Source: an optimization exercise on an open RTL-to-GDS flow (aim: small area and a short achievable clock period). Production flows keep margins and buffers that such runs may drop. The RTL was checked by simulation tests, not by an equivalence proof against the original design. Not every run is shown, and edits may drop behaviour that the tests do not exercise.

Run 1, floorplan with the power grid:
Pins as bars on the die edge. Tap cells in grey.
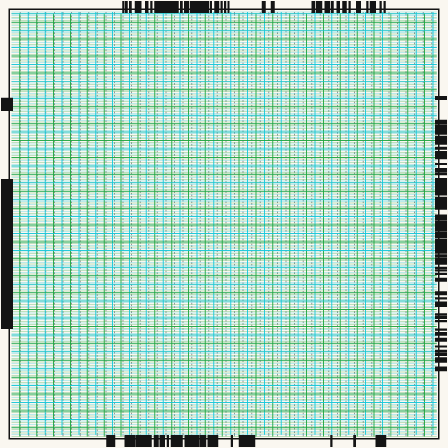
Run 1, placed cells, one colour a class:
Scale bar: 200 um.
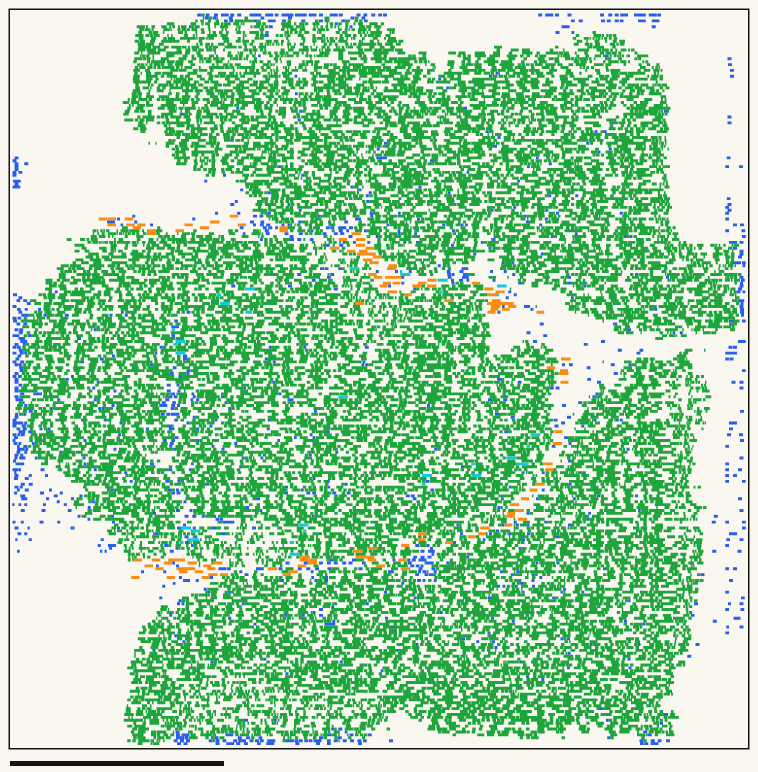
Run 1, routed clock nets over the placement:
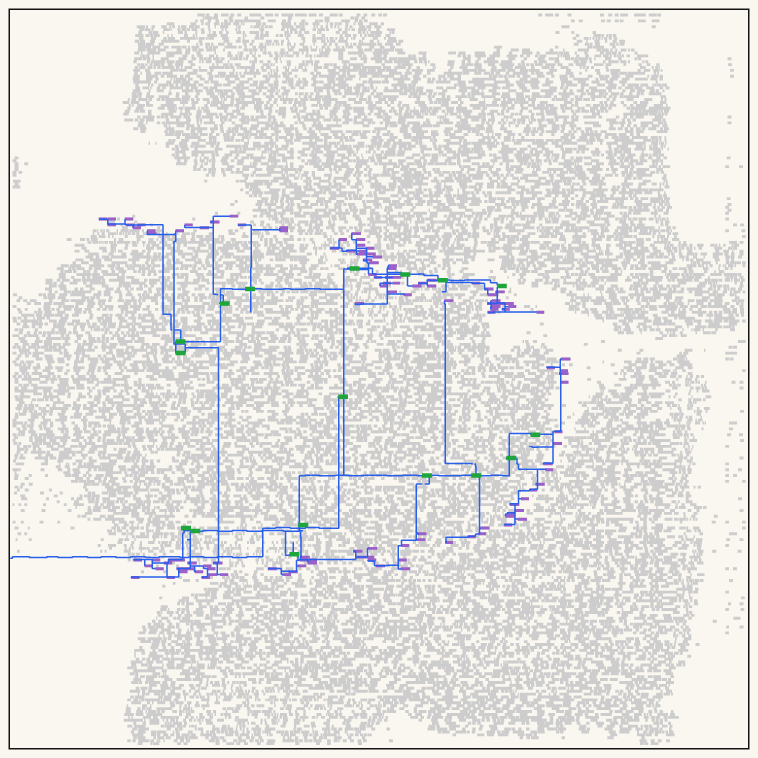
## flow/design.v in outline (module list and top-level ports)
// module fa: 4 lines
// module mac_calculator_layer_2: 2801 lines
// module activation_function_layer_2: 5448 lines
// module benc: 4 lines
// module ppa: 3 lines
// module ppx: 3 lines
// module ppxn: 3 lines
// module activate_layer_2: 22 lines
module activate_layer_2 (
    input clk,
    input wire signed [269:0] hidden_input_vector,
    input wire signed [49:0] weight_vector,
    input wire signed [11:0] bias_vector,
    output wire signed [261:0] activation_vector
);
  // ...
==> flow/run.sh <==
#!/bin/bash
# synth_recipe.tcl (not shown) runs the flow's synth.tcl, then flattens the netlist and writes it again
# the make line also repeats each setting of config.mk as NAME=value (left out here)
make -C /OpenROAD-flow-scripts/flow DESIGN_CONFIG=/design/flow/config.mk WORK_HOME=/design/flow/orfs CLKGATE_MAP_FILE= SYNTH_SCRIPT=/design/flow/synth_recipe.tcl finish
==> flow/config.mk <==
export PLATFORM = sky130hd
export DESIGN_NAME = activate_layer_2
export DESIGN_NICKNAME = activate_layer_2
export VERILOG_FILES = /design/flow/design.v
export SDC_FILE = /design/flow/constraint.sdc
export NUM_CORES = 4
export LEC_CHECK = 0
export CAP_MARGIN = 20
export CORE_MARGIN = 2
export CORE_UTILIZATION = 40
export SLEW_MARGIN = 20
export SYNTH_HIERARCHICAL = 1
export SYNTH_MINIMUM_KEEP_SIZE = 0
==> flow/constraint.sdc <==
create_clock -name core_clock -period 30.0 [get_ports {clk}]
set_input_delay 6.0000 -clock core_clock [delete_from_list [all_inputs] [get_ports {clk}]]
set_output_delay 6.0000 -clock core_clock [all_outputs]
set_load 0.01 [all_outputs]
==> impl_metrics.yaml, run 1 <==
synth:
  synth-xor-area-share_pct: 20.1
  yosys.area_share.simple_pct: 4.42
  synth_compound_area_share_pct: 23.8
  yosys.area.top_type: "fa_1"
  netlist_area_sq_um: 188000
  synth-main-ff-cell: "dfxtp_1"
  synthDominantCellAreaShare_pct: 39.7
  ys_seq_area_share_pct: 1.30
  async_reset_ff_share_pct: 0
  synth_cells: 17600
  synthMuxAreaShare_pct: 0.229
  synth_top_family_by_area: "adder cells"
finish:
  drive_above_1_share_pct: 4.93
  utilization_pct: 44.1
  area_growth_pct: 9.83
  final_cell_mix: "3882 x a22o_1, 3724 x fa_1, 2440 x xnor2_1"
  final-instance-count-excl-fill: 24900
worst_setup_path:
  cp.depth: 21
  crit_path_start_kind: "input pin"
  worstSetupEndpointType: "output port"
  path_cells: "buf_4 > buf_4 > nand2b_1 > o22ai_2 > a22o_1 > xnor2_1 > fa_1 > fa_1 > fa_1 > ha_1 > nand4_1 > or3_1 > or3_1 > o21ai_1 > o31ai_2 > buf_4 > nor4_2 > nand4_1 > nor4_2 > xnor3_1 > clkdlybuf4s50_1"
  cp.arrival_ns: 14.77
  path_buf_inv: 4
clock_tree:
  clkTransAtPathRegs_ns: 0.07
  cts_tree: "yes"
  post_cts_buffers: 0
  cts_root_buf: "clkbuf_16"
sta:
  clock.fmax_mhz: 48.1
  slew_violations: 0
  layout_min_cycle_time_ns: 20.77
  tns_ns: 0
routing:
  drt_pass1_iterations: 8
  wl_per_cell_um: 33.5
  drt_wl_total_um: 835000
flow_run:
  cap_viol_max_count: 0
global_route:
  gr-total-overflow: 0
  antenna_found_initial: 203
  grt_pass1_vias: 169000
run_status:
  status: "complete, no violations"
die:
  coreArea_sq_um: 467000
  start_util_pct: 40.1
  die_y_um: 689
  core.rowCount: 251
hold_path:
  whs_path_depth: 5
  hold_path.class: "input pin to flip-flop"
place:
  dp_cells: 24800
About 'floorplan with the power grid':
VSS: in green. VDD: in cyan.
252 met1 rails follow the rows. 595 signal pins sit on the boundary.

About 'placed cells, one colour a class':
clock drivers and dummy loads: in cyan, cells 32, share of their area 0.31%. flip-flops: in orange, cells 122, share of their area 1.4%. all other logic: in green, cells 17380, share of their area 94%. other buffers and delay cells: in blue, cells 1067, share of their area 4.8%.

About 'routed clock nets over the placement':
flip-flops: in purple, count 122. cells driving clock nets: in green, count 17. clock wires: in blue, length 4080 um.
There are 18 routed clock nets.

==> run 1: metal layers <==
metal | share of wire (%) | vias up | track usage, %
met5 | 0.065 | - | 0.153
met4 | 6.3 | 80 | 19.2
met3 | 14 | 2621 | 12.9
met2 | 41 | 12600 | 48.2
met1 | 39 | 84600 | 44.8
li1 | - | 65900 | -
==> run 1: cell families after synthesis <==
logic type / after synthesis
simple gates: 1662
flops: 122
compound gates: 5510
other cells: 4
mux: 40
xor+xnor: 4298
fa+ha+maj: 4964
buf+inv: 996
==> run 1: final cells by class <==
type / instances / area, sq um
inverter: 786 / 2950
fill: 44700 / 261000
tap: 6198 / 7750
antenna: 137 / 343
timing repair buffer: 1067 / 9420
clock buffer: 17 / 425
clock inverter: 15 / 183
multi-input combinational: 16600 / 182000
sequential: 122 / 2690
==> run 1: cell usage after synthesis, types with 16 or more instances <==
| cell type | n |
|---|---|
| a2111oi_0 | 22 |
| a211oi_1 | 68 |
| a21o_1 | 182 |
| a21oi_1 | 476 |
| a22o_1 | 3882 |
| a31oi_1 | 30 |
| and2_1 | 30 |
| and3_1 | 52 |
| and4_1 | 22 |
| buf_4 | 24 |
| clkbuf_1 | 148 |
| dfxtp_1 | 122 |
| fa_1 | 3724 |
| ha_1 | 1240 |
| inv_1 | 780 |
| mux2_2 | 24 |
| mux2i_1 | 16 |
| nand2_1 | 498 |
| nand2b_1 | 80 |
| nand3_1 | 138 |
| nand4_1 | 112 |
| nor2_1 | 348 |
| nor2b_1 | 40 |
| nor3_1 | 106 |
| nor4_1 | 44 |
| o211ai_1 | 38 |
| o21a_1 | 54 |
| o21ai_0 | 340 |
| o21ai_1 | 20 |
| o21bai_1 | 74 |
| o22ai_2 | 24 |
| o31ai_1 | 82 |
| or2_2 | 20 |
| or3_1 | 86 |
| xnor2_1 | 2440 |
| xor2_1 | 1856 |
==> run 1: tightest hold or removal path, cell delays in order <==
cell	delay, ns
buf_4	0.33
xor2_1	0.27
ha_1	0.14
ha_1	0.12
ha_1	0.11
==> run 2: too many edits to list; what changed since run 1 <==
flow/design.v: 8288 -> 9567 lines; modules unchanged: 7
  activation_function_layer_2: edited, 5448 -> 6698 lines
  benc3: new, 5 lines
  g_xor2: new, 3 lines
  g_xnor2: new, 3 lines
  g_nand2: new, 3 lines
  g_nor2: new, 3 lines
  g_inv: new, 3 lines
  g_o21ai: new, 3 lines
  g_a21oi: new, 3 lines
  g_mux2i: new, 3 lines
==> module benc3 as of run 2 <==
module benc3 (input x2, input x1, input x0, output one, output two, output negn);
  assign one = x1 ^ x0;
  assign two = (x2 & ~x1 & ~x0) | (~x2 & x1 & x0);
  assign negn = ~x2;
endmodule
==> module g_o21ai as of run 2 <==
module g_o21ai (input a1, input a2, input b1, output y);
  assign y = ~((a1 | a2) & b1);
endmodule
==> module g_inv as of run 2 <==
module g_inv (input a, output y);
  assign y = ~a;
endmodule
==> module g_nand2 as of run 2 <==
module g_nand2 (input a, input b, output y);
  assign y = ~(a & b);
endmodule
==> module g_a21oi as of run 2 <==
module g_a21oi (input a1, input a2, input b1, output y);
  assign y = ~((a1 & a2) | b1);
endmodule
==> module g_xor2 as of run 2 <==
module g_xor2 (input a, input b, output y);
  assign y = a ^ b;
endmodule
==> module g_xnor2 as of run 2 <==
module g_xnor2 (input a, input b, output y);
  assign y = ~(a ^ b);
endmodule
==> module g_mux2i as of run 2 <==
module g_mux2i (input a0, input a1, input s, output y);
  assign y = ~(s ? a1 : a0);
endmodule
==> module g_nor2 as of run 2 <==
module g_nor2 (input a, input b, output y);
  assign y = ~(a | b);
endmodule
Run 2, routed metal, one colour a layer:
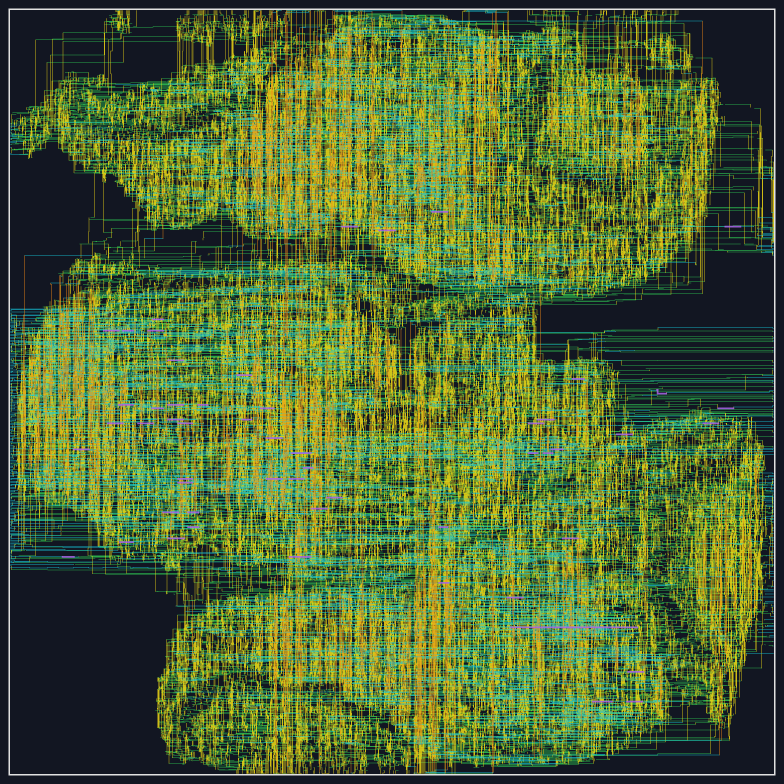
met5: in purple, wire length 793 um. met2: in yellow, wire length 353 mm. met3: in cyan, wire length 103 mm. met1: in green, wire length 339 mm. met4: in orange, wire length 45.8 mm.

Run 2, routed clock nets over the placement:
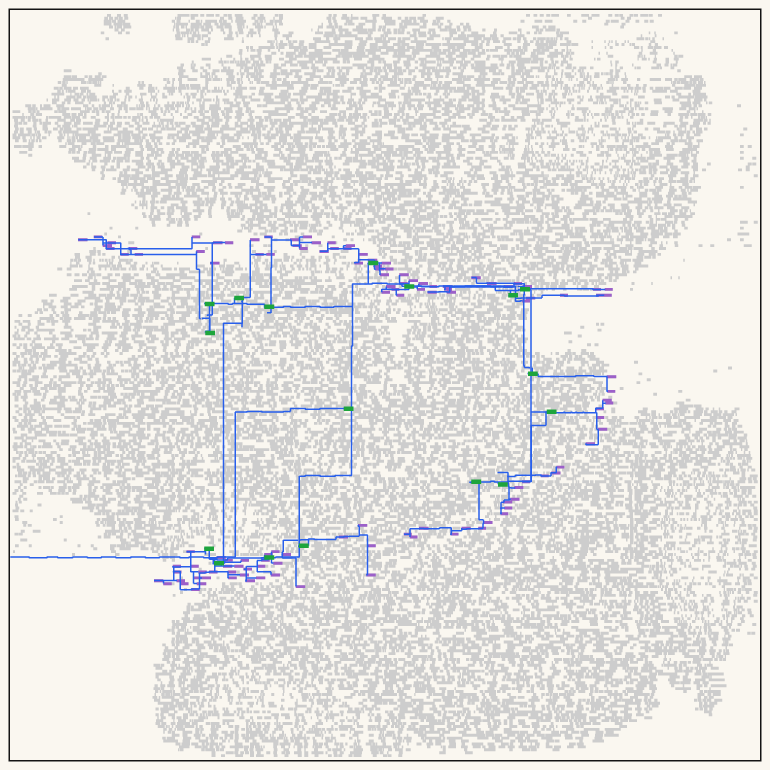
cells driving clock nets: in green, count 17. flip-flops: in purple, count 122. clock wires: in blue, length 4280 um.
There are 18 routed clock nets.

Run 2, cell placement:
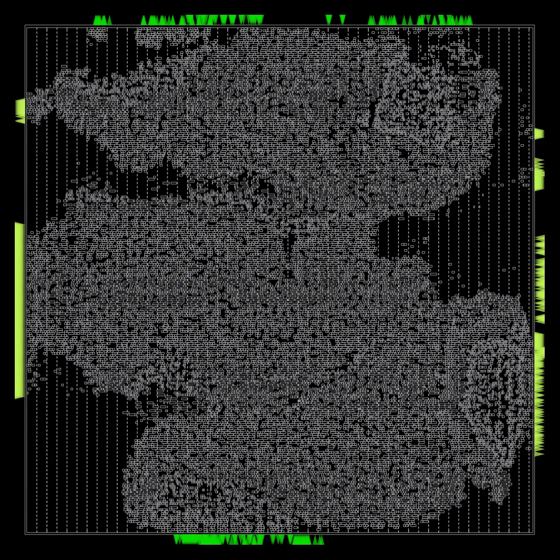
Layout Utilization: 43.9%
Seq area share: 1.27%
Well-Tap Cells: 6425

==> run 2 against run 1 <==
- die area up 3.3%
- non-clock buffer count down 17
- worst hold slack worse by 0.017 ns
- wire length up 0.77%
- first-iteration DRC count down 2.8%
- via count up 2.1%
- sequential cell count unchanged
- final area up 2.8%
- area after synthesis up 3.3%
==> impl_metrics.yaml, run 2 <==
run_status:
  status: "complete, no violations"
synth:
  ys_seq_area_share_pct: 1.26
  netlist_area_sq_um: 194000
  synth_cells: 18800
  synth-main-ff-cell: "dfxtp_1"
  synthDominantCellAreaShare_pct: 38.4
finish:
  final_cell_mix: "3880 x a22o_1, 3716 x fa_1, 2360 x xor2_1"
  area_growth_pct: 9.25
  final-instance-count-excl-fill: 26300
  drive_above_1_share_pct: 6.66
clock_tree:
  cts_tree: "yes"
  cts_root_buf: "clkbuf_16"
worst_setup_path:
  cp.arrival_ns: 12.66
routing:
  wl_per_cell_um: 32.0
  drt_wl_total_um: 842000
  drt_pass1_iterations: 6
die:
  die_y_um: 700
sta:
  clock.fmax_mhz: 53.6
global_route:
  antenna_found_initial: 214
  gr-total-overflow: 0
hold_path:
  hold_path.class: "input pin to flip-flop"
==> run 2: cell count changes in the layout (fill, tap and decap cells not counted), sizes merged, moves of 124 or more <==
cell	delta
inv	+265
nor2	+356
xnor2	-332
o21ai	+268
ha	-154
mux2i	+124
nand2	+302
a21oi	+156
xor2	+504
==> run 2: routing by layer <==
metal	track usage [%]	vias to the layer above	wire, um
li1	-	69000	-
met1	44.7	86800	339000
met2	48.0	11200	353000
met3	10.9	2145	103000
met4	17.1	110	45800
met5	0.353	-	792
==> run 2: critical path, cell delays in order <==
cell,delay [ns]
clkdlybuf4s50_1,0.54
inv_1,0.33
inv_1,0.34
inv_1,0.43
nor3_1,0.15
a21oi_1,0.18
o21ai_0,0.09
a31oi_1,0.16
o21ai_0,0.18
fa_1,0.43
fa_1,0.48
fa_1,0.55
nor2_1,0.09
nor2_1,0.20
nand2_1,0.13
o21ai_1,0.26
a21oi_2,0.14
o21ai_1,0.27
a21oi_2,0.09
o21ai_2,0.06
buf_4,0.31
inv_1,0.17
inv_1,0.20
mux2i_1,0.26
clkdlybuf4s50_1,0.57
==> run 2: through the flow <==
step / hold slack [ns]
after floorplan: 6.35
after global placement: 7.05
after detailed placement: 7.06
after CTS: 6.46
after global routing: 6.50
final: 6.50
==> run 2: cells by family (layout without fill, tap and decap cells) <==
group                      after synthesis  in the layout  synth area share, %
AOI/OAI and AO/OA                     5728           5728                 24.2
adders and majority gates             4802           4802                 45.4
xor gates and xnor gates              4468           4468                 20.2
and+or+nand+nor                       2162           2162                 5.17
buffers and inverters                 1310           2136                 2.92
muxes                                  164            164                0.863
DFF                                    122            122                 1.26
other                                    6            271               0.0116
==> run 2: layout make-up <==
| class | instances | area, sq um |
|---|---|---|
| timing repair buffer | 1050 | 9320 |
| tap | 6425 | 8040 |
| antenna | 121 | 303 |
| clock buffer | 18 | 429 |
| inverter | 1054 | 3960 |
| sequential | 122 | 2700 |
| fill | 46600 | 271000 |
| clock inverter | 14 | 165 |
| multi-input combinational | 17500 | 187000 |
## Run 3: large edit since run 2, in outline
flow/design.v: 9567 -> 9898 lines; modules unchanged: 16
  activation_function_layer_2: edited, 6698 -> 7008 lines
  benc4n: new, 6 lines
  ppb: new, 3 lines
  ppbn: new, 3 lines
  g_and2: new, 3 lines
  g_or2: new, 3 lines
  g_a21o: new, 3 lines
==> module ppbn as of run 3 <==
module ppbn (input p1, input p2, input n1, input n2, input xj, input xj1, input xjn, input xj1n, output p);
  assign p = ~((p1 & xj) | (p2 & xj1) | (n1 & xjn) | (n2 & xj1n));
endmodule
==> module benc4n as of run 3 <==
module benc4n (input x2n, input x1n, input x0n, output p1, output p2, output n1, output n2);
  assign p1 = ~x2n & (x1n ^ x0n);
  assign p2 = ~x2n & x1n & x0n;
  assign n1 = x2n & (x1n ^ x0n);
  assign n2 = x2n & ~x1n & ~x0n;
endmodule
==> module g_a21o as of run 3 <==
module g_a21o (input a1, input a2, input b1, output y);
  assign y = (a1 & a2) | b1;
endmodule
==> module g_or2 as of run 3 <==
module g_or2 (input a, input b, output y);
  assign y = a | b;
endmodule
==> module g_and2 as of run 3 <==
module g_and2 (input a, input b, output y);
  assign y = a & b;
endmodule
==> module ppb as of run 3 <==
module ppb (input p1, input p2, input n1, input n2, input xj, input xj1, input xjn, input xj1n, output p);
  assign p = (p1 & xj) | (p2 & xj1) | (n1 & xjn) | (n2 & xj1n);
endmodule
==> flow/flow/run.sh (new file) <==
#!/bin/bash
# The standard layout (standard.sh: standard synthesis, ORFS floorplan to
# finish), except that the port buffers are sky130_fd_sc_hd__buf_2 instead of the
# cell buffer_ports picks by itself (a slow delay buffer, clkdlybuf4s50_1).
set -euo pipefail
export BUFFER_PORTS_ARGS="-buffer_cell sky130_fd_sc_hd__buf_2"
bash standard.sh > standard_flow.log 2>&1
==> flow/standard.sh (new file) <==
#!/bin/bash
# synth_recipe.tcl (not shown) runs the flow's synth.tcl, then flattens the netlist and writes it again
# the make line also repeats each setting of config.mk as NAME=value (left out here)
make -C /OpenROAD-flow-scripts/flow DESIGN_CONFIG=/design/flow/config.mk WORK_HOME=/design/flow/orfs CLKGATE_MAP_FILE= SYNTH_SCRIPT=/design/flow/synth_recipe.tcl "${@:-finish}"
--- a/flow/config.mk
+++ b/flow/config.mk
@@ -6,8 +6,8 @@
 export NUM_CORES = 4
 export LEC_CHECK = 0
-export CAP_MARGIN = 20
+export CAP_MARGIN = 40
 export CORE_MARGIN = 2
-export CORE_UTILIZATION = 40
-export SLEW_MARGIN = 20
+export CORE_UTILIZATION = 60
+export SLEW_MARGIN = 60
 export SYNTH_HIERARCHICAL = 1
 export SYNTH_MINIMUM_KEEP_SIZE = 0
removed: flow/run.sh
Run 3, floorplan with the power grid:
Pins as bars on the die edge. Tap cells in grey.
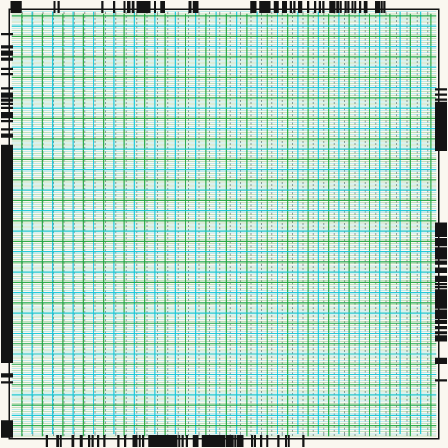
VDD: in cyan. VSS: in green.
41 straps on met5. 595 signal pins sit on the boundary. The core has 207 rows. 208 met1 rails follow the rows. 41 straps on met4.

Run 3, routed metal, one colour a layer:
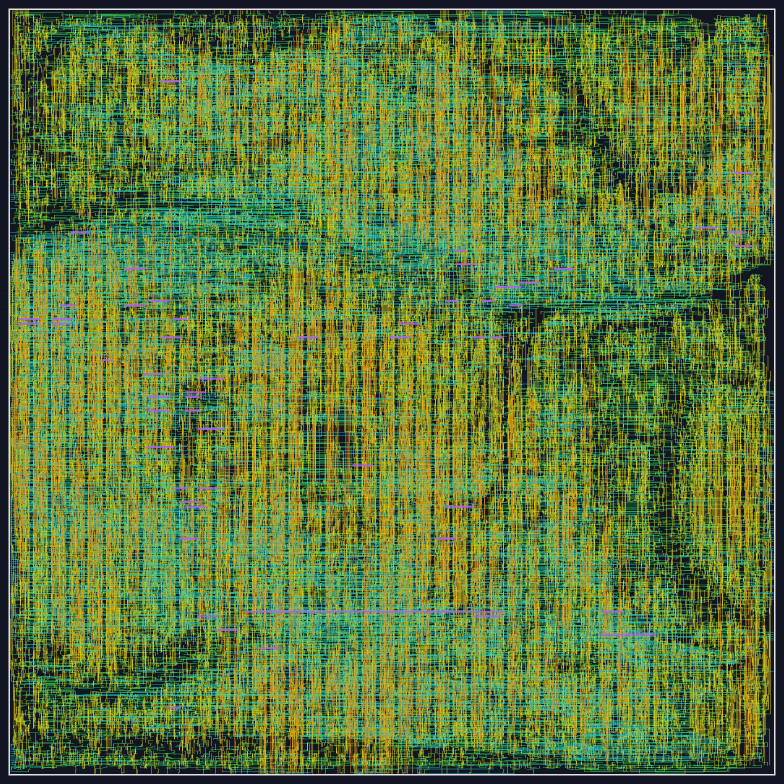
routed vias: 175000
WL/cell: 34.5 um
total track usage: 50.2%
DRT Wirelength: 826000 um

Run 3, placed cells, one colour a class:
Scale bar: 200 um.
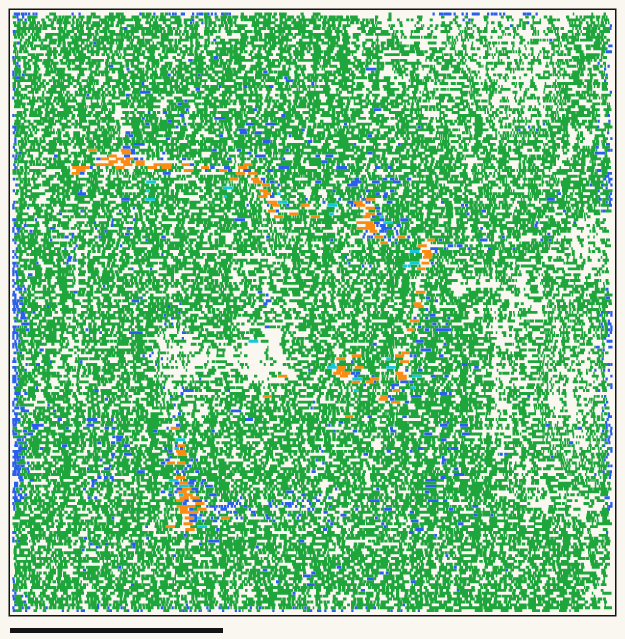
all other logic: in green, cells 18374, share of their area 94%. flip-flops: in orange, cells 122, share of their area 1.4%. clock drivers and dummy loads: in cyan, cells 32, share of their area 0.29%. other buffers and delay cells: in blue, cells 1058, share of their area 4.2%.

==> run 3 against run 2 <==
- utilization up 21 points
- first-iteration DRC count grew 18%
- synthesized cell count fell by 0.43%
- final area decreased by 2.9%
- wire length fell by 1.9%
==> impl_metrics.yaml, run 3 <==
synth:
  ys_seq_area_share_pct: 1.28
  async_reset_ff_share_pct: 0
  netlist_area_sq_um: 191000
  yosysMostFrequentCell: "fa_1"
  yosys.area.top_type: "fa_1"
  yosys-top-cells-count: "3714 x fa_1, 3514 x a22o_1, 2110 x xnor2_1"
  synth_cells: 18700
  synth-main-ff-cell: "dfxtp_1"
  synthDominantCellAreaShare_pct: 38.9
  ys_top_cells_by_area: "fa_1 39%, a22o_1 16%, xnor2_1 9.7%"
worst_setup_path:
  cp.depth: 23
  slowest_stage: "fa_1"
  path_buf_inv: 6
  max_stage_delay_ns: 0.55
  path_common_cell: "nor2_1"
  crit_path_start_kind: "input pin"
  cp.arrival_ns: 11.64
  worstSetupEndpointType: "output port"
  path_cells: "buf_2 > inv_1 > and3_1 > o311ai_2 > o31ai_1 > a211o_1 > fa_1 > fa_1 > fa_1 > nor2_1 > nor2_1 > nand2_1 > nor2_1 > nand2_1 > nor2_1 > nand2_1 > o21ai_2 > buf_4 > inv_1 > inv_1 > a21oi_2 > xnor2_1 > buf_2"
  crit_family: "buffers and inverters"
finish:
  drive_above_1_share_pct: 10.0
  final_cell_mix: "3714 x fa_1, 3514 x a22o_1, 2097 x xnor2_1"
  final_common_cell: "fa_1"
  n_fill_cell: 26800
  register_area_sq_um: 2770
  area_growth_pct: 7.62
  multi_input_area_sq_um: 184000
global_route:
  grt_pass1_vias: 179000
  grt_pass1_wl_um: 1200000
  antenna_found_initial: 182
  gr-total-overflow: 0
clock_tree:
  cts_root_buf: "clkbuf_16"
  cts_hold_buf: 0
  clkTransAtPathRegs_ns: 0.07
  cts_tree: "yes"
  post_cts_buffers: 0
hold_path:
  whs_path_depth: 4
  hold_path.class: "input pin to flip-flop"
place:
  gp_congestion: 1.07
  dpl.hpwl_um: 595000
die:
  die_y_um: 568
  core.rowCount: 207
  start_util_pct: 60.2
  coreArea_sq_um: 317000
sta:
  layout_min_cycle_time_ns: 17.64
  clock.fmax_mhz: 56.7
  tns_ns: 0
  slew_violations: 0
run_status:
  status: "complete, no violations"
routing:
  drt_pass1_iterations: 8
  drt_iter0_markers: 24600
flow_run:
  cap_viol_max_count: 0
## run 3: changes by cell type in the layout (fill, tap and decap cells not counted), sizes merged, moves of 70 or more
| cell | delta |
|---|---|
| nor3 | -84 |
| clkdlybuf4s50 | -554 |
| nand2 | +204 |
| o21ai | -86 |
| mux2i | -134 |
| a21o | +146 |
| or2 | +86 |
| a22oi | +728 |
| a22o | -366 |
| buf | +550 |
| nor2 | -70 |
| and2 | +314 |
| ha | -104 |
| xor2 | -298 |
## run 3: tightest hold or removal path, cell delays in order
cell and delay (ns):
buf_6 0.22, ha_1 0.39, ha_1 0.13, ha_1 0.12
## run 3: metrics by stage
| stage | instance area, sq um | cells | util, % | hold WS [ns] |
|---|---|---|---|---|
| after floorplan | 192000 | 18800 | - | 6.35 |
| after global placement | 201000 | 23600 | 63.3 | 6.92 |
| after detailed placement | 204000 | 23700 | 64.2 | 6.92 |
| after CTS | 204000 | 23700 | 64.4 | 6.36 |
| after global routing | 205000 | 23900 | 64.7 | 6.42 |
| final | 206000 | 23900 | 64.8 | 6.42 |
## run 3: area by class of cell
class	count	area share [%]
Clock inverter	15	0.0718
Sequential cell	122	1.35
Tap cell	4180	2.54
Multi-Input combinational cell	17400	89.7
Antenna cell	142	0.173
Timing Repair Buffer	1058	4.13
Inverter	1016	1.86
Clock buffer	17	0.207
## run 3: kinds of logic after synthesis
kind of cell / Yosys count / share of synthesized area, %
compound gates: 5878 / 24.9
fa+ha+maj: 4696 / 45.4
xor+xnor: 4172 / 19.1
simple gates: 2436 / 5.90
buf+inv: 1346 / 3.26
flops: 122 / 1.28
mux: 26 / 0.149
other cells: 6 / 0.0118
## run 3: routing by layer
layer,vias to the layer above,part of all wire [%],global-route usage (%)
met2,15500,41,70.9
met1,86800,35,60.4
met5,-,0.11,0.714
li1,68300,-,-
met4,110,8.7,36.1
met3,4435,15,22.4

[what the ideal ports hide]
How much do the figures lean on ideal ports? The routed layouts below were timed once more, with nothing changed but the port constraints. Step 1: set_driving_cell puts a clkbuf_16 on clk and a buf_2 on each other input, an assumption about the parent block. Step 2 also shifts input and output timing later by t, the mid clock arrival at the registers, as if the neighbouring blocks saw the same clock. Three values: ideal ports, drivers, drivers and shift; two values: the first two.
run | shift t [ns] | setup WS [ns] | worst setup path at the end | worst data-port slew with drivers (ns)
run 1 | 0.661 | 9.229 / 9.201 / 9.201 | input to output | 0.32
run 2 | 0.653 | 11.341 / 11.309 / 11.309 | input to output | 0.35
run 3 | 0.633 | 12.361 / 12.335 / 12.335 | input to output | 0.35
After both steps every run listed still meets setup and hold. The setup slack of run 2, which loses most, moves by -0.032 ns with the drivers and by -0.032 ns with both steps.
